From an optimization exercise on the open Yosys and OpenROAD flow, aimed at small area; shortcuts taken in it are not production practice.
Only simulation tests tie the RTL to the original design; equivalence was not proved.
No activity file was given, so power comes from the tool's default toggle rates.

==> design.v <==
module ad_syn_gen(
ad_sync_1sn,
syn_vld,
clk_sys,
rst_n
);
output ad_sync_1sn;
input syn_vld;
input clk_sys;
input rst_n;
parameter S_IDLE = 2'h0;
parameter S_SYN  = 2'h1;
parameter S_DONE = 2'h3;
reg [1:0] st_ad_syn;
wire finish_syn;
always @ (posedge clk_sys or negedge rst_n)	begin
	if(~rst_n)
		st_ad_syn <= S_IDLE;
	else begin
		case(st_ad_syn)
			S_IDLE : st_ad_syn <= syn_vld ? S_SYN : S_IDLE;
			S_SYN  : st_ad_syn <= finish_syn ? S_DONE : S_SYN;
			S_DONE : st_ad_syn <= S_IDLE;
			default : st_ad_syn <= S_IDLE;
		endcase
	end
end
reg [19:0] cnt_syn;
always @ (posedge clk_sys or negedge rst_n)	begin
	if(~rst_n)
		cnt_syn <= 20'h0;
	else if(st_ad_syn == S_SYN)
		cnt_syn <= cnt_syn + 20'h1;
	else 
		cnt_syn <= 20'h0;
end
assign finish_syn = (cnt_syn == 20'd100_00) ? 1'b1 : 1'b0;
wire ad_sync_1sn;
assign ad_sync_1sn = (st_ad_syn == S_SYN) ? 1'b0 : 1'b1;
endmodule
module ad_clk_gen(
clk_5M,
clk_2_5M,  
clk_2M,
clk_2kHz,
clk_sys,
pluse_us,
rst_n
);
output clk_5M;
output clk_2_5M;
output clk_2M;
output clk_2kHz;
input clk_sys;
input pluse_us;
input rst_n;
reg [15:0]cnt_250us; 
reg [7:0]  cnt_400ns;
reg [7:0]  cnt_250ns;
reg [3:0] cnt_100ns;
wire pluse_us;	
always @(posedge clk_sys or negedge rst_n)	
begin	
	if(~rst_n)
		cnt_100ns <= 4'd0;
	else 
	begin
	   if(cnt_100ns < 4'd9)
			cnt_100ns <= cnt_100ns + 4'd1;
		else
			cnt_100ns <= 4'd0;
	end
end
always @(posedge clk_sys or negedge rst_n)	
begin	
	if(~rst_n)
		cnt_250us <= 16'd0;
	else if(pluse_us)
	begin
	   if(cnt_250us < 16'd249)
			cnt_250us <= cnt_250us + 16'd1;
		else
			cnt_250us <= 16'd0;
	end
end
always @(posedge clk_sys or negedge rst_n)	
begin	
	if(~rst_n)
		cnt_250ns <= 8'd0;
	else if(cnt_250ns < 8'd24)
			cnt_250ns <= cnt_250ns + 8'd1;
	else
			cnt_250ns <= 8'd0;
end
always @(posedge clk_sys or negedge rst_n)	
begin	
	if(~rst_n)
		cnt_400ns <= 8'd0;
	else if(cnt_400ns < 8'd19)
			cnt_400ns <= cnt_400ns + 8'd1;
	else
			cnt_400ns <= 8'd0;
end
reg clk_5M;
always @(posedge clk_sys or negedge rst_n)	begin
	if(~rst_n)
		clk_5M <= 1'b0;
	else if(cnt_100ns == 8'd0)
   	clk_5M <= ~clk_5M;
	else ;
end
reg clk_2M;
always @(posedge clk_sys or negedge rst_n)	begin
	if(~rst_n)
		clk_2M <= 1'b0;
	else if(cnt_250ns == 8'd0)
   	clk_2M <= ~clk_2M;
	else ;
end
reg clk_2_5M;
always @(posedge clk_sys or negedge rst_n)	begin
	if(~rst_n)
		clk_2_5M <= 1'b0;
	else if(cnt_400ns == 8'd0)
   	clk_2_5M <= ~clk_2_5M;
	else ;
end
reg clk_2kHz_reg;
always @(posedge clk_sys or negedge rst_n)	begin
	if(~rst_n)
		clk_2kHz_reg <= 1'b0;
	else if((pluse_us)&&(cnt_250us == 16'd0))
		clk_2kHz_reg <= ~clk_2kHz_reg;
	else ;
end
assign clk_2kHz = clk_2kHz_reg;
endmodule
module ad_reg(
fx_waddr,
fx_wr,
fx_data,
fx_rd,
fx_raddr,
fx_q,
cfg_sample,
cfg_ad_tp,
cfg_ad_fix,
cfg_tp_base,
cfg_tp_step,
mod_id,
clk_sys,
rst_n
);
input 				fx_wr;
input [7:0]		fx_data;
input [15:0]	fx_waddr;
input [15:0]	fx_raddr;
input 				fx_rd;
output  [7:0]	fx_q;
output [7:0]	cfg_sample;
output [7:0]	cfg_ad_tp;
output [23:0] cfg_ad_fix;
output [23:0]	cfg_tp_base;
output [7:0]	cfg_tp_step;
input [5:0] mod_id;
input clk_sys;
input rst_n;
wire dev_wsel = (fx_waddr[13:8]== mod_id) ? 1'b1 :1'b0;
wire dev_rsel = (fx_raddr[13:8]== mod_id) ? 1'b1 :1'b0;
wire now_wr = fx_wr & dev_wsel;
wire now_rd = fx_rd & dev_rsel;
reg [7:0]	cfg_sample;
reg [7:0]	cfg_ad_tp;
reg [23:0] cfg_ad_fix;
reg [23:0]cfg_tp_base;
reg [7:0]	cfg_tp_step;
reg [7:0] cfg_dbg0;
reg [7:0] cfg_dbg1;
reg [7:0] cfg_dbg2;
reg [7:0] cfg_dbg3;
reg [7:0] cfg_dbg4;
reg [7:0] cfg_dbg5;
reg [7:0] cfg_dbg6;
reg [7:0] cfg_dbg7;
always @ (posedge clk_sys or negedge rst_n)	begin
	if(~rst_n)	begin
		cfg_sample <= 8'd20;
		cfg_ad_tp <= 8'd0;
		cfg_ad_fix <= 24'h0;
		cfg_tp_base <= 24'h0;
		cfg_tp_step <= 8'h1;
		cfg_dbg0 <= 8'h80;
		cfg_dbg1 <= 8'h81;
		cfg_dbg2 <= 8'h82;
		cfg_dbg3 <= 8'h83;
		cfg_dbg4 <= 8'h84;
		cfg_dbg5 <= 8'h85;
		cfg_dbg6 <= 8'h86;
		cfg_dbg7 <= 8'h87;
	end
	else if(now_wr) begin
		case(fx_waddr[7:0])
			8'h20 : cfg_sample <= fx_data;
			8'h40	:	cfg_ad_tp <= fx_data;
			8'h41 : cfg_ad_fix[7:0] <= fx_data;
			8'h42 : cfg_ad_fix[15:8] <= fx_data;
			8'h43 : cfg_ad_fix[23:16] <= fx_data;
			8'h44	:	cfg_tp_base[7:0] <= fx_data;
			8'h45	:	cfg_tp_base[15:8] <= fx_data;
			8'h46	:	cfg_tp_base[23:16] <= fx_data;
			8'h47	:	cfg_tp_step <= fx_data;
			8'h80 : cfg_dbg0 <= fx_data;
			8'h81 : cfg_dbg1 <= fx_data;
			8'h82 : cfg_dbg2 <= fx_data;
			8'h83 : cfg_dbg3 <= fx_data;
			8'h84 : cfg_dbg4 <= fx_data;
			8'h85 : cfg_dbg5 <= fx_data;
			8'h86 : cfg_dbg6 <= fx_data;
			8'h87 : cfg_dbg7 <= fx_data;
			default : ;
		endcase
	end
	else ;
end
reg [7:0] q0;
always @(posedge clk_sys or negedge rst_n)	begin
	if(~rst_n) begin
		q0 <= 8'h0;
	end
	else if(now_rd) begin
		case(fx_raddr[7:0])
			8'h0  : q0 <= mod_id;
			8'h20 : q0 <= cfg_sample;
			8'h40 : q0 <= cfg_ad_tp;
			8'h41 : q0 <= cfg_ad_fix[7:0];
			8'h42 : q0 <= cfg_ad_fix[15:8];
			8'h43 : q0 <= cfg_ad_fix[23:16];
			8'h44 : q0 <= cfg_tp_base[7:0];
			8'h45 : q0 <= cfg_tp_base[15:8];
			8'h46 : q0 <= cfg_tp_base[23:16];
			8'h47 : q0 <= cfg_tp_step;
			8'h80 : q0 <= cfg_dbg0;
			8'h81 : q0 <= cfg_dbg1;
			8'h82 : q0 <= cfg_dbg2;
			8'h83 : q0 <= cfg_dbg3;
			8'h84 : q0 <= cfg_dbg4;
			8'h85 : q0 <= cfg_dbg5;
			8'h86 : q0 <= cfg_dbg6;
			8'h87 : q0 <= cfg_dbg7;
			default : q0 <= 8'h0;
		endcase
	end
	else 
		q0 <= 8'h0;
end
wire [7:0] fx_q;
assign fx_q = q0;
endmodule
module ad_sample(
ad_clk_in, 
ad_clk,    
clk_2kHz, 
ad_din,    
ad_cfg,    
ad_sync,   
ad_exclk_change, 
ad_data,
ad_vld,
ad_sync_in, 
clk_sys,
rst_n
);
input  ad_clk_in;
output ad_clk;
input  clk_2kHz;
input  ad_din;
output  ad_cfg;
output ad_sync;
output ad_exclk_change;
output [23:0] ad_data;
output 		  ad_vld;
input ad_sync_in;
input clk_sys;
input rst_n;
reg[2:0] ad_clk_r;
always @ ( posedge clk_sys or negedge rst_n )
  if(~rst_n)
     ad_clk_r <= 0;
  else
     ad_clk_r <= { ad_clk_r[1:0], ad_clk_in};
wire ad_clk_in_rising  = ad_clk_r[1] && ( ~ad_clk_r[2] );       
wire ad_clk_in_falling = ( ~ad_clk_r[1] ) && ad_clk_r[2]; 
reg[2:0] clk_2kHz_r;
always @ ( posedge clk_sys or negedge rst_n )
  if(~rst_n)
     clk_2kHz_r <= 0;
  else
     clk_2kHz_r <= { clk_2kHz_r[1:0], clk_2kHz};
wire clk_2kHz_rising  = clk_2kHz_r[1] && ( ~clk_2kHz_r[2] );       
wire clk_2kHz_falling = ( ~clk_2kHz_r[1] ) && clk_2kHz_r[2]; 
reg[2:0] ad_din_r;
always @ ( posedge clk_sys or negedge rst_n )
  if(~rst_n)
     ad_din_r <= 0;
  else
     ad_din_r <= { ad_din_r[1:0], ad_din};
wire ad_din_rising  = ad_din_r[1] && ( ~ad_din_r[2] );       
wire ad_din_falling = ( ~ad_din_r[1] ) && ad_din_r[2];
parameter S_INIT = 4'h0;
parameter S_IDLE = 4'h8;
parameter S_AD_RESET = 4'h1;
parameter S_AD_UNRST = 4'h9;
parameter S_AD_RESET_DLY = 4'h6;
parameter S_AD_CONFIG = 4'h2;
parameter S_AD_SAMPLE = 4'h3;
parameter S_DATA_PUSH = 4'h4;
wire finish_init;
wire finish_rst;
wire finish_unrst;
wire finish_sample;
reg [3:0] st_ad_p1;
reg [15:0] cnt_config;
wire sample_fire;
reg [7:0] cnt_sample;
reg [15:0]ad_vld_cnt;
always @ (posedge clk_sys or negedge rst_n)	begin
	if(~rst_n)
		st_ad_p1 <= S_INIT;
	else begin
		case(st_ad_p1)
			S_INIT : 			st_ad_p1 <= finish_init ? S_IDLE : S_INIT;		
			S_IDLE : 			st_ad_p1 <= S_AD_RESET;
			S_AD_RESET : 	st_ad_p1 <= finish_rst ? S_AD_UNRST : S_AD_RESET;
			S_AD_UNRST :  st_ad_p1 <= finish_unrst ? S_AD_CONFIG : S_AD_UNRST;
			S_AD_CONFIG : st_ad_p1 <= (cnt_config > 16'd1250) ? S_AD_RESET_DLY : S_AD_CONFIG;
			S_AD_RESET_DLY : st_ad_p1 <= (ad_din_falling & (ad_vld_cnt<16'd3000))? S_AD_SAMPLE : S_AD_RESET_DLY;
			S_AD_SAMPLE : st_ad_p1 <= finish_sample ? S_DATA_PUSH : S_AD_SAMPLE;
			S_DATA_PUSH : st_ad_p1 <= S_AD_RESET_DLY;
			default : st_ad_p1 <= S_IDLE;
		endcase
	end
end
reg [19:0] cnt_init;
always @(posedge clk_sys or negedge rst_n)	begin
	if(~rst_n)
		cnt_init <= 20'h0;
	else if(st_ad_p1 == S_INIT)
		cnt_init <= cnt_init + 20'h1;
	else 
		cnt_init <= 20'h0;
end
assign finish_init = (cnt_init == 20'hfffff) ? 1'b1 : 1'b0;
reg [31:0]cnt_period;
always @ (posedge clk_sys or negedge rst_n)	begin
	if(~rst_n)
		cnt_period <= 32'd0;
	else if(st_ad_p1 == S_DATA_PUSH)
		cnt_period <= 32'd0;
	else if((st_ad_p1 == S_AD_RESET_DLY) | (st_ad_p1 == S_AD_SAMPLE))
		cnt_period <= cnt_period + 32'd1;
	else 
		cnt_period <= 32'd0;
end
assign sample_fire = (cnt_period == 32'd0_499_99) ? 1'b1 : 1'b0;
reg [19:0] cnt_reset;
always @ (posedge clk_sys or negedge rst_n)	begin
	if(~rst_n)
		cnt_reset <= 20'd0;
	else if((ad_clk_in_rising)&&(st_ad_p1 == S_AD_RESET))
		cnt_reset <= cnt_reset + 20'd1;
	else ;
end
assign finish_rst = (cnt_reset == 20'd600) ?  1'b1 : 1'b0;
reg [31:0] cnt_unrst;
always @ (posedge clk_sys or negedge rst_n)	begin
	if(~rst_n)
		cnt_unrst <= 32'd0;
	else if(st_ad_p1 == S_AD_UNRST)
		cnt_unrst <= cnt_unrst + 32'd1;
	else 
		cnt_unrst <= 32'h0;
end
assign finish_unrst = (cnt_unrst == 32'd10_000_00) ?  1'b1 : 1'b0;
always @ (posedge clk_sys or negedge rst_n)	begin
	if(~rst_n)
		cnt_config <= 16'd0;
	else if((ad_clk_in_rising)&&(st_ad_p1 == S_AD_CONFIG))
		cnt_config <= cnt_config + 16'd1;
	else ;
end
always @ (posedge clk_sys or negedge rst_n)	begin
	if(~rst_n)
		cnt_sample <= 8'd0;
	else if(st_ad_p1 == S_AD_SAMPLE)
		cnt_sample <= ad_clk_in_rising ? (cnt_sample + 8'd1) : cnt_sample;
	else 
		cnt_sample <= 8'd0;
end
assign finish_sample = (cnt_sample == 8'd26) ? 1'b1 :1'b0;
reg ad_cfg;
reg ad_clk_vld;
reg [7:0]cfg_reg8;
reg [23:0]ret_reg24;
reg [23:0]got_ad_value;
reg [23:0]cfg_reg24;
always @ (posedge clk_sys or negedge rst_n)	begin
	if(~rst_n) begin
		ad_clk_vld <= 1'b1;
		ad_cfg <= 1'b1;
		got_ad_value <= 24'h0;
		ret_reg24 <= 24'h0;
		cfg_reg8 <= 8'h0;
		cfg_reg24 <= 24'h0;
	end
	else	begin
		case(st_ad_p1)
			S_INIT : 	  begin ad_cfg <= 1'b1; ad_clk_vld <= 1'b1;end
			S_IDLE : 	  begin ad_cfg <= 1'b1; ad_clk_vld <= 1'b1;end
			S_AD_RESET : begin ad_cfg <= 1'b1; ad_clk_vld <= 1'b0;end
			S_AD_UNRST : begin ad_cfg <= 1'b0; ad_clk_vld <= 1'b1;end
			S_AD_RESET_DLY : begin ad_cfg <= 1'b0; ad_clk_vld <= 1'b1; end
			S_AD_CONFIG : 
			begin
				if(cnt_config == 16'd0) begin
					ad_cfg <= 1'b0;
					ad_clk_vld <= 1'b1;
				end
				else if(cnt_config == 16'd61) 
					cfg_reg8 <= 8'h10;
				else if((cnt_config == 16'd70)&(ad_clk_in_falling))
				begin
					ad_clk_vld <= 1'b0;
					ad_cfg <= cfg_reg8[7];
				end
				else if((cnt_config >16'd70)&(cnt_config < 16'd77)&(ad_clk_in_falling))
				begin
					ad_cfg <= cfg_reg8[16'd77-cnt_config];
				end
				else if((cnt_config == 16'd77)&(ad_clk_in_rising))
				begin
				   ad_clk_vld <= 1'b1;
				   ad_cfg <= cfg_reg8[0];
				end
				else if((cnt_config == 16'd78)&(ad_clk_in_rising))
				begin  
						ad_cfg <= 1'b0;
				end
				else if(cnt_config == 16'd81) 
					cfg_reg24 <= 24'h000110;
				else if((cnt_config == 16'd90)&(ad_clk_in_falling))
				begin
					ad_clk_vld <= 1'b0;
					ad_cfg <= cfg_reg24[23];
				end
				else if((cnt_config >16'd90)&(cnt_config < 16'd113)&(ad_clk_in_falling))
				begin
					ad_cfg <= cfg_reg24[16'd113-cnt_config];
				end
				else if((cnt_config == 16'd113)&(ad_clk_in_rising))
			    ad_clk_vld <= 1'b1;
				else if((cnt_config == 16'd113)&(ad_clk_in_falling))
				  ad_cfg <= cfg_reg24[0];
				else if((cnt_config == 16'd114)&(ad_clk_in_falling))
					ad_cfg <= 1'b0;
				else if(cnt_config == 16'd121) 
					cfg_reg8 <= 8'h50;
				else if((cnt_config == 16'd130)&(ad_clk_in_falling))
				begin
					ad_clk_vld <= 1'b0;
					ad_cfg <= cfg_reg8[7];
				end
				else if((cnt_config >16'd130)&(cnt_config < 16'd137)&(ad_clk_in_falling))
				begin
					ad_cfg <= cfg_reg8[16'd137-cnt_config];
				end
				else if((cnt_config == 16'd137)&(ad_clk_in_rising))
				begin
				   ad_clk_vld <= 1'b1;
				   ad_cfg <= cfg_reg8[0];
				end
				else if((cnt_config == 16'd138)&(ad_clk_in_rising))
				begin  
						ad_cfg <= 1'b0;
				end
				else if((cnt_config == 16'd170)&(ad_clk_in_falling))
				begin
						ad_clk_vld <= 1'b0;
				end
				else if((cnt_config == 16'd170)&(ad_clk_in_rising))
					 ret_reg24[23] <= ad_din;
				else if((cnt_config == 16'd171)&(ad_clk_in_falling))
				begin
					 ret_reg24[22] <= ad_din;
				end
				else if((16'd171 < cnt_config )&(cnt_config <16'd194)&(ad_clk_in_falling))
				begin
					 ret_reg24[16'd193-cnt_config] <= ad_din;
				end
				else if((cnt_config == 16'd193)&(ad_clk_in_rising))
				begin
					ad_clk_vld <= 1'b1;
					ret_reg24 <= 24'h0;
				end
				else if(cnt_config == 16'd261) 
					cfg_reg8 <= 8'h08;
				else if((cnt_config == 16'd270)&(ad_clk_in_falling))
				begin
					ad_clk_vld <= 1'b0;
					ad_cfg <= cfg_reg8[7];
				end
				else if((cnt_config >16'd270)&(cnt_config < 16'd277)&(ad_clk_in_falling))
				begin
					ad_cfg <= cfg_reg8[16'd277-cnt_config];
				end
				else if((cnt_config == 16'd277)&(ad_clk_in_rising))
				begin
				   ad_clk_vld <= 1'b1;
				   ad_cfg <= cfg_reg8[0];
				end
				else if((cnt_config == 16'd278)&(ad_clk_in_rising))
				begin  
						ad_cfg <= 1'b0;
				end
				else if(cnt_config == 16'd281) 
					cfg_reg24 <= 24'h040001;
				else if((cnt_config == 16'd290)&(ad_clk_in_falling))
				begin
					ad_clk_vld <= 1'b0;
					ad_cfg <= cfg_reg24[23];
				end
				else if((cnt_config >16'd290)&(cnt_config < 16'd313)&(ad_clk_in_falling))
				begin
					ad_cfg <= cfg_reg24[16'd313-cnt_config];
				end
				else if((cnt_config == 16'd313)&(ad_clk_in_rising))
			    ad_clk_vld <= 1'b1;
				else if((cnt_config == 16'd313)&(ad_clk_in_falling))
				  ad_cfg <= cfg_reg24[0];
				else if((cnt_config == 16'd314)&(ad_clk_in_falling))
					ad_cfg <= 1'b0;
				else if(cnt_config == 16'd321) 
					cfg_reg8 <= 8'h48;
				else if((cnt_config == 16'd330)&(ad_clk_in_falling))
				begin
					ad_clk_vld <= 1'b0;
					ad_cfg <= cfg_reg8[7];
				end
				else if((cnt_config >16'd330)&(cnt_config < 16'd337)&(ad_clk_in_falling))
				begin
					ad_cfg <= cfg_reg8[16'd337-cnt_config];
				end
				else if((cnt_config == 16'd337)&(ad_clk_in_rising))
				begin
				   ad_clk_vld <= 1'b1;
				   ad_cfg <= cfg_reg8[0];
				end
				else if((cnt_config == 16'd338)&(ad_clk_in_rising))
				begin  
						ad_cfg <= 1'b0;
				end
				else if((cnt_config == 16'd370)&(ad_clk_in_falling))
				begin
						ad_clk_vld <= 1'b0;
				end
				else if((cnt_config == 16'd370)&(ad_clk_in_rising))
					 ret_reg24[23] <= ad_din;
				else if((cnt_config == 16'd371)&(ad_clk_in_falling))
				begin
					 ret_reg24[22] <= ad_din;
				end
				else if((16'd371 < cnt_config )&(cnt_config <16'd394)&(ad_clk_in_falling))
				begin
					 ret_reg24[16'd393-cnt_config] <= ad_din;
				end
				else if((cnt_config == 16'd393)&(ad_clk_in_rising))
				begin
					ad_clk_vld <= 1'b1;
					ret_reg24 <= 24'h0;
				end
				else if(cnt_config == 16'd1221) 
					cfg_reg8 <= 8'h5C;
				else if((cnt_config == 16'd1230)&(ad_clk_in_falling))
				begin
					ad_clk_vld <= 1'b0;
					ad_cfg <= cfg_reg8[7];
				end
				else if((cnt_config >16'd1230)&(cnt_config < 16'd1237)&(ad_clk_in_falling))
				begin
					ad_cfg <= cfg_reg8[16'd1237-cnt_config];
				end
				else if((cnt_config == 16'd1237)&(ad_clk_in_rising))
				begin
					ad_clk_vld <= 1'b1;
					ad_cfg <= cfg_reg8[0];
				end
				else if((cnt_config == 16'd1238)&(ad_clk_in_rising))
				begin  
					ad_cfg <= 1'b0;
					ad_clk_vld <= 1'b1;
				end
			end
			S_AD_SAMPLE : begin
					if((cnt_sample == 8'd1)&(ad_clk_in_falling))
						ad_clk_vld <= 1'b0;
					else if((cnt_sample == 8'd1)&(ad_clk_in_rising))
						got_ad_value[23] <= ad_din;
					else if((cnt_sample == 8'd2)&(ad_clk_in_falling))
					begin
						got_ad_value[22] <= ad_din;
					end
					else if((8'd2 < cnt_sample )&(cnt_sample <8'd25)&(ad_clk_in_falling))
					begin
						 got_ad_value[8'd24-cnt_sample] <= ad_din;
					end
					else if((cnt_sample == 8'd24)&(ad_clk_in_rising))
					begin
						ad_clk_vld <= 1'b1;
					end
			end
			S_DATA_PUSH :  begin ad_cfg <= 1'b0; ad_clk_vld <= 1'b1;end
			default :  begin ad_cfg <= 1'b0; ad_clk_vld <= 1'b1;end
		endcase
	end
end
always @(posedge clk_sys or negedge rst_n)
begin
	if(~rst_n)
		ad_vld_cnt <= 16'd0;
	else if(~ad_sync_in)
		ad_vld_cnt <= 16'd0;
	else if((ad_vld)&(ad_vld_cnt < 16'd3000))
		ad_vld_cnt <= ad_vld_cnt + 16'd1;
	else 
	    ;
end
reg ad_exclk_change;
always @(posedge clk_sys or negedge rst_n)
begin
	if(~rst_n)
		ad_exclk_change <= 1'b0;
	else if(~ad_sync_in)
		ad_exclk_change <= 1'b1;
	else if(st_ad_p1 == S_AD_SAMPLE)
		ad_exclk_change <= 1'b0;
	else 
	    ;
end
wire ad_clk;
assign ad_clk = ad_clk_in | ad_clk_vld ;  
assign ad_vld = (st_ad_p1 == S_DATA_PUSH) ? 1'b1 :1'b0;
assign ad_data = got_ad_value;
assign ad_sync = ad_sync_in;
endmodule
module ad_tp(
tp_data,
tp_vld,
cfg_sample,
cfg_ad_tp,
cfg_ad_fix,
cfg_tp_base,
cfg_tp_step,
mod_id,
syn_vld,
clk_sys,
rst_n
);
output [23:0]	tp_data;
output				tp_vld;
input [7:0]	cfg_sample;
input [7:0]	cfg_ad_tp;
input [23:0]cfg_ad_fix;
input [23:0]cfg_tp_base;
input [7:0]	cfg_tp_step;
input [5:0] mod_id;
input syn_vld;
input clk_sys;
input rst_n;
reg [23:0] 	cfg_tp_base_reg;
reg [7:0]		cfg_tp_step_reg;
always @ (posedge clk_sys)	begin
	cfg_tp_base_reg <= cfg_tp_base;
	cfg_tp_step_reg <= cfg_tp_step;
end
wire cfg_tp_change = 	(cfg_tp_base_reg != cfg_tp_base) | 
											(cfg_tp_step_reg != cfg_tp_step);
wire [23:0]	tp_period;
assign tp_period = 	(cfg_sample == 8'd20) ? 24'd500_00 :			 
										(cfg_sample == 8'd10) ? 24'd1_000_00 :		 
										(cfg_sample == 8'd5) ? 24'd2_000_00 :			 
										(cfg_sample == 8'd2) ? 24'd5_000_00 : 	 
										(cfg_sample == 8'd1) ? 24'd10_000_00 : 	 
										24'd500_00;
reg [23:0] cnt_cycle;
always @ (posedge clk_sys or negedge rst_n)	begin
	if(~rst_n)
		cnt_cycle <= 24'h0;
	else if(syn_vld)
		cnt_cycle <= 24'h0;
	else if(cnt_cycle == (tp_period - 24'h1))
		cnt_cycle <= 24'h0;
	else 
		cnt_cycle <= cnt_cycle + 24'h1;
end
wire period_vld = (cnt_cycle == (tp_period - 24'h1)) ? 1'b1 : 1'b0;
wire [23:0] tp1_data = 	(mod_id[1:0] == 2'h1) ? 24'h111111 :
												(mod_id[1:0] == 2'h2) ? 24'h222222 :
												(mod_id[1:0] == 2'h3) ? 24'h333333 : 24'h999999;
wire [23:0] tp3_data = cfg_ad_fix;
reg [23:0] tp2_data;
always @(posedge clk_sys or negedge rst_n)	begin
	if(~rst_n)
		tp2_data <= 24'h0;
	else if(cfg_tp_change)
		tp2_data <= cfg_tp_base;
	else if(period_vld)
		tp2_data <= tp2_data + {16'h0, cfg_tp_step};
	else ;
end
reg tp_vld;
always @(posedge clk_sys or negedge rst_n)	begin	
	if(~rst_n)
		tp_vld <= 1'b0;
	else 
		tp_vld <= period_vld ? 1'b1 : 1'b0;
end
wire [23:0] tp_data;
assign tp_data = 	(cfg_ad_tp == 8'h1) ? tp1_data :
									(cfg_ad_tp == 8'h2) ? tp2_data : 
									(cfg_ad_tp == 8'h3) ? tp3_data : 24'h555555;
endmodule
module ad_mux(
ad_data,
ad_vld,
tp_data,
tp_vld,
real_data,
real_vld,
cfg_ad_tp,
clk_sys,
rst_n
);
output [23:0]	ad_data;
output				ad_vld;
input [23:0]	tp_data;
input					tp_vld;
input [23:0]	real_data;
input					real_vld;
input [7:0]		cfg_ad_tp;
input clk_sys;
input rst_n;
wire [23:0]	ad_data;
wire 				ad_vld;
assign ad_data = (cfg_ad_tp == 8'h0) ? real_data : tp_data;
assign ad_vld  = (cfg_ad_tp == 8'h0) ? real_vld  : tp_vld;
endmodule
module ad_top(
ad_data,
ad_vld,
ad_mclk,
ad_clk,
ad_din,
ad_cfg,
ad_sync,
fx_waddr,
fx_wr,
fx_data,
fx_rd,
fx_raddr,
fx_q,
mod_id,
cfg_sample,
syn_vld,
ex_2_048M_clk,
clk_10m,
clk_sys,
pluse_us,
rst_n
);
output [23:0]	ad_data;
output				ad_vld;
output ad_mclk;
output ad_clk;
input   ad_din;
output ad_cfg;
output ad_sync;
input [15:0]	fx_waddr;
input 				fx_wr;
input [7:0]		fx_data;
input					fx_rd;
input [15:0]	fx_raddr;
output	[7:0]	fx_q;
input [5:0]		mod_id;
output [7:0]	cfg_sample;
input syn_vld;
input ex_2_048M_clk;
input clk_10m;
input clk_sys;
input pluse_us;
input rst_n;
wire ad_syn_1sn;
ad_syn_gen u_ad_syn_gen(
.ad_sync_1sn(ad_syn_1sn),
.syn_vld(syn_vld),
.clk_sys(clk_sys),
.rst_n(rst_n)
);
wire clk_2kHz;
wire clk_2_5M;
wire clk_5M;
ad_clk_gen   u_ad_clk_gen(
.clk_sys(clk_sys),
.pluse_us(pluse_us),
.rst_n(rst_n),
.clk_2M(),
.clk_2_5M(clk_2_5M),
.clk_5M(clk_5M),
.clk_2kHz(clk_2kHz)
);
wire [7:0]	cfg_sample;
wire [7:0]	cfg_ad_tp;
wire [23:0] cfg_ad_fix;
wire [23:0]	cfg_tp_base;
wire [7:0]	cfg_tp_step;
ad_reg u_ad_reg(
.fx_waddr(fx_waddr),
.fx_wr(fx_wr),
.fx_data(fx_data),
.fx_rd(fx_rd),
.fx_raddr(fx_raddr),
.fx_q(fx_q),
.mod_id(mod_id),
.cfg_sample(cfg_sample),
.cfg_ad_tp(cfg_ad_tp),
.cfg_ad_fix(cfg_ad_fix),
.cfg_tp_base(cfg_tp_base),
.cfg_tp_step(cfg_tp_step),
.clk_sys(clk_sys),
.rst_n(rst_n)
);
wire [23:0]	real_data;
wire	real_vld;
wire ad_sync_1s = ad_syn_1sn;
wire ad_exclk_change;
ad_sample u_ad_sample(
.ad_clk_in(clk_2_5M), 
.ad_clk(ad_clk), 
.clk_2kHz(clk_2kHz), 
.ad_din(ad_din), 
.ad_cfg(ad_cfg), 
.ad_sync(ad_sync), 
.ad_data(real_data),
.ad_vld(real_vld),
.ad_sync_in(ad_sync_1s),
.ad_exclk_change(ad_exclk_change),
.clk_sys(clk_sys),
.rst_n(rst_n)
);
wire [23:0]	tp_data;
wire				tp_vld;
ad_tp u_ad_tp(
.tp_data(tp_data),
.tp_vld(tp_vld),
.cfg_sample(cfg_sample),
.cfg_ad_tp(cfg_ad_tp),
.cfg_ad_fix(cfg_ad_fix),
.cfg_tp_base(cfg_tp_base),
.cfg_tp_step(cfg_tp_step),
.mod_id(mod_id),
.syn_vld(syn_vld),
.clk_sys(clk_sys),
.rst_n(rst_n)
);
ad_mux u_ad_mux(
.ad_data(ad_data),
.ad_vld(ad_vld),
.tp_data(tp_data),
.tp_vld(tp_vld),
.real_data(real_data),
.real_vld(real_vld),
.cfg_ad_tp(cfg_ad_tp),
.clk_sys(clk_sys),
.rst_n(rst_n)
);
assign ad_mclk = ad_exclk_change?  clk_10m : ex_2_048M_clk;
endmodule
==> run.sh <==
#!/bin/bash
# synth_recipe.tcl (not shown) runs the flow's synth.tcl, then flattens the netlist and writes it again
# the make line also repeats each setting of config.mk as NAME=value (left out here)
make -C /OpenROAD-flow-scripts/flow DESIGN_CONFIG=/design/flow/config.mk WORK_HOME=/design/flow/orfs CLKGATE_MAP_FILE= SYNTH_SCRIPT=/design/flow/synth_recipe.tcl finish
==> config.mk <==
export PLATFORM = sky130hd
export DESIGN_NAME = ad_top
export DESIGN_NICKNAME = ad_top
export VERILOG_FILES = /design/flow/design.v
export SDC_FILE = /design/flow/constraint.sdc
export NUM_CORES = 4
export LEC_CHECK = 0
export CAP_MARGIN = 20
export CORE_MARGIN = 2
export CORE_UTILIZATION = 40
export SLEW_MARGIN = 20
==> constraint.sdc <==
create_clock -name core_clock -period 10.0 [get_ports {clk_sys}]
set_input_delay 2.0000 -clock core_clock [delete_from_list [all_inputs] [get_ports {clk_sys}]]
set_output_delay 2.0000 -clock core_clock [all_outputs]
set_load 0.01 [all_outputs]
Hierarchy map of the flops:
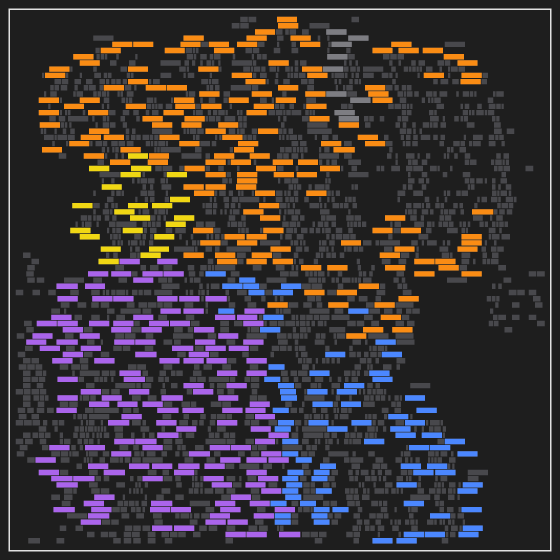
legend:
  orange:
    scope: u_ad_sample
    sequential_cells: 155
  yellow:
    scope: u_ad_syn_gen
    sequential_cells: 22
  purple:
    scope: u_ad_reg
    sequential_cells: 144
  blue:
    scope: u_ad_tp
    sequential_cells: 81
full die area: 56000 um^2
fin cells: 2929

==> impl_metrics.env <==
export IMPL_outcome="finished clean"
export IMPL_criticalPathCategory="input pin to output pin"
export IMPL_track_usage_pct=22.2
export IMPL_final_util_pct=46.2
export IMPL_reg2reg_setup_slack_ps=5520
export IMPL_combinationalPowerShare_pct=6.8
export IMPL_fin_crit_sh_pct=66.0
export IMPL_synthesis_area_um2=21700
export IMPL_route_detailed_drc=0
export IMPL_p_clk_share_pct=46.3
export IMPL_final_cell_mix="354 x dfrtp_1, 214 x nor2_1, 175 x mux2_2"
export IMPL_grt_pass1_vias=16600
export IMPL_die_w_um=237
export IMPL_synth_simple_gate_area_share_pct=20.6
export IMPL_synth_top_area_share_pct=40.9
export IMPL_wirelength_mm=62.1
export IMPL_p_leak_nw=10.3
export IMPL_dr_first_iter_drc_count=1524
export IMPL_switching_share_pct=24.0
export IMPL_irDropWorstVdd_mv=0.123
export IMPL_crit_required_ps=8000
export IMPL_netlist_instances=2130
export IMPL_synth_cell_type_count=83
export IMPL_hold_path_class="register to register"
export IMPL_internal_power_mw=2.83
export IMPL_slowest_stage="clkdlybuf4s50_1"
export IMPL_grt_pass1_wl_mm=97.6
export IMPL_fmax_ghz=0.152
export IMPL_grt_max_degree=104
export IMPL_fin_nets=2284
export IMPL_maxSlewHeadroom_pct=21.9
export IMPL_r2r_cells=10
export IMPL_synth_edf_count=0
export IMPL_ys_seq_area_share_pct=46.9
export IMPL_clock_path_buffers=3
export IMPL_vias=17100
export IMPL_hold_viol_final=0
export IMPL_power_density_nw_per_um2=150
export IMPL_clock_sinks=411
export IMPL_synth_compound_area_share_pct=9.48
export IMPL_cp_arrival_ps=4600
export IMPL_critical_path_max_stage_delay_ps=840
export IMPL_clkLatencyLatePin_ps=600
export IMPL_hpwl_mm=43.5
export IMPL_critPathCaptureType="output pin"
export IMPL_cts_tree="done"
export IMPL_drive_gt1_share_pct=14.7
export IMPL_synth_area_leaders="dfrtp_1 41%, mux2_2 9.1%, xnor2_1 4.4%"
export IMPL_std_cell_rows=85
export IMPL_grt_overflow_total=0
export IMPL_seqPwrFrac_pct=47.0
export IMPL_drv_slew=0
export IMPL_routed_top_layer="met4"
export IMPL_synth_top_family_by_area="simple AND/OR/NAND/NOR gates"
export IMPL_ys_ff_latch=411
export IMPL_wl_per_cell_um=21.2
export IMPL_fin_worst_skew_ps=32.7
export IMPL_cts_setup_buffers=0
export IMPL_vias_per_cell=5.84
export IMPL_antenna_found_initial=2
export IMPL_yosysWarnings=5
export IMPL_regMostFlops="u_ad_sample.cnt_unrst"
export IMPL_synth_async_reset_ratio_pct=92.2
export IMPL_cp_num_buf_inv=2
export IMPL_min_path_cells=0
export IMPL_wl_met2_mm=26.8
export IMPL_core_um2=53700
export IMPL_initial_core_util_pct=40.3
export IMPL_cts_htree_levels=2
Cells by drive strength:
The bar under the picture is 50 um long.
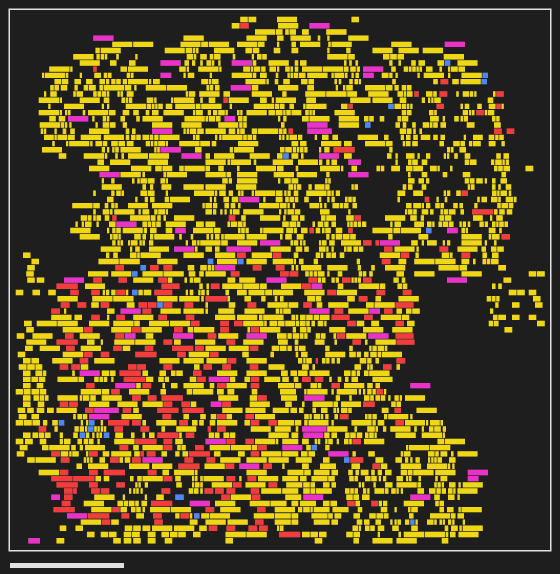
legend:
  magenta:
    size: x6 and larger
    cells: 63
  red:
    size: x2
    cells: 241
  blue:
    size: x3 and x4
    cells: 23
  yellow:
    size: x1 and smaller
    cells: 1905
Syn-to-layout area delta: 14.5%
fin area: 24800 um^2
Signal buffers: 115
final worst slack: 3400 ps

==> metal layers <==
layer | vias to the layer above | GRT usage (%)
li1 | 7863 | -
met1 | 8565 | 32.4
met2 | 556 | 32.7
met3 | 110 | 4.28
met4 | 0 | 7.88
met5 | - | 0
==> how the worst max path moves through the flow <==
stage	cells after the start	startpoint	slack, ps	endpoint
after CTS	5	mod_id[1]	3380	ad_data[16]
final	5	mod_id[1]	3400	ad_data[16]
after detailed placement	5	mod_id[1]	3400	ad_data[16]
after global placement	5	mod_id[1]	3430	ad_data[16]
after floorplan	3	mod_id[1]	5100	ad_data[11]
after global routing	5	mod_id[1]	3250	ad_data[16]
==> kinds of logic after synthesis <==
kind of cell	count (synthesis)
flops	411
simple gates	844
other cells	1
compound gates	297
xor+xnor	205
fa+ha+maj	33
buf+inv	146
mux	193
==> power by group through the flow <==
stage / clock, mW / sequential (mW) / combinational [mW]
floorplan: 0 / 1.76 / 0.137
global placement: 0 / 1.77 / 0.249
detailed placement: 0 / 1.77 / 0.255
CTS: 1.76 / 1.74 / 0.256
global route: 1.83 / 1.75 / 0.278
finish: 1.72 / 1.74 / 0.253
==> synthesized netlist by cell type (9+ instances only) <==
library cell  count
or3_1            26
mux2i_1          12
a31oi_1          16
a21oi_1          44
nand2b_1         19
and3_1           41
a222oi_1         14
nor3_1           41
nand3b_1         12
nor4_1           40
xnor2_1         109
a22oi_1          46
dfrtp_1         354
nand4_1          58
or4_1            15
o21ai_0          74
clkbuf_1         93
nor3b_1          12
nor2_1          214
nand3_1          89
and4_1           19
inv_1            47
nor2b_1          29
or4b_2           11
nand4b_1         11
or2_2             9
dfstp_2          25
and2_1           18
nand2_1         150
dfxtp_1          32
mux2_2          175
ha_1             32
xor2_1           96
nor4b_1          11
==> final cells by class <==
cell class,instances,share of cell area (%)
Antenna cell,1,0.0101
Clock buffer,71,5.42
Clock inverter,12,0.706
Inverter,48,0.726
Multi-Input combinational cell,1575,44.2
Sequential cell,411,40.9
Tap cell,696,3.51
Timing Repair Buffer,115,4.46
==> metrics by stage <==
step | total power [mW] | instances
4_1_cts | 3.76 | 2927
5_1_grt | 3.86 | 2928
3_3_place_gp | 2.02 | 2844
6_report | 3.72 | 2929
3_5_place_dp | 2.03 | 2844
2_1_floorplan | 1.90 | 2132

-- static timing again, ports no longer ideal --
How much do the figures lean on ideal ports? The routed layout below was timed once more, with nothing changed but the port constraints.
Step 1, drivers: a clkbuf_16 drives clk_sys and a buf_2 each remaining input, both assumed.
Step 2 times the ports against the registers' clock, not the clock port: input delays grow and output delays shrink by t, the midpoint of the rising clock arrivals with the driver on.
a / b / c = no drivers / after step 1 / after step 2; a / b = the first two.
t, ns: 0.637
setup WS [ns]: 3.400 / 3.374 / 3.374
hold WS [ns]: 0.350 / 0.350 / 0.350
worst setup path at the end: input to output
latest minus earliest clock arrival (ns): 0.042 / 0.043
After both steps setup and hold are still met in this run. For this run, drivers alone change the setup slack by -0.026 ns; drivers and shift together by -0.026 ns.
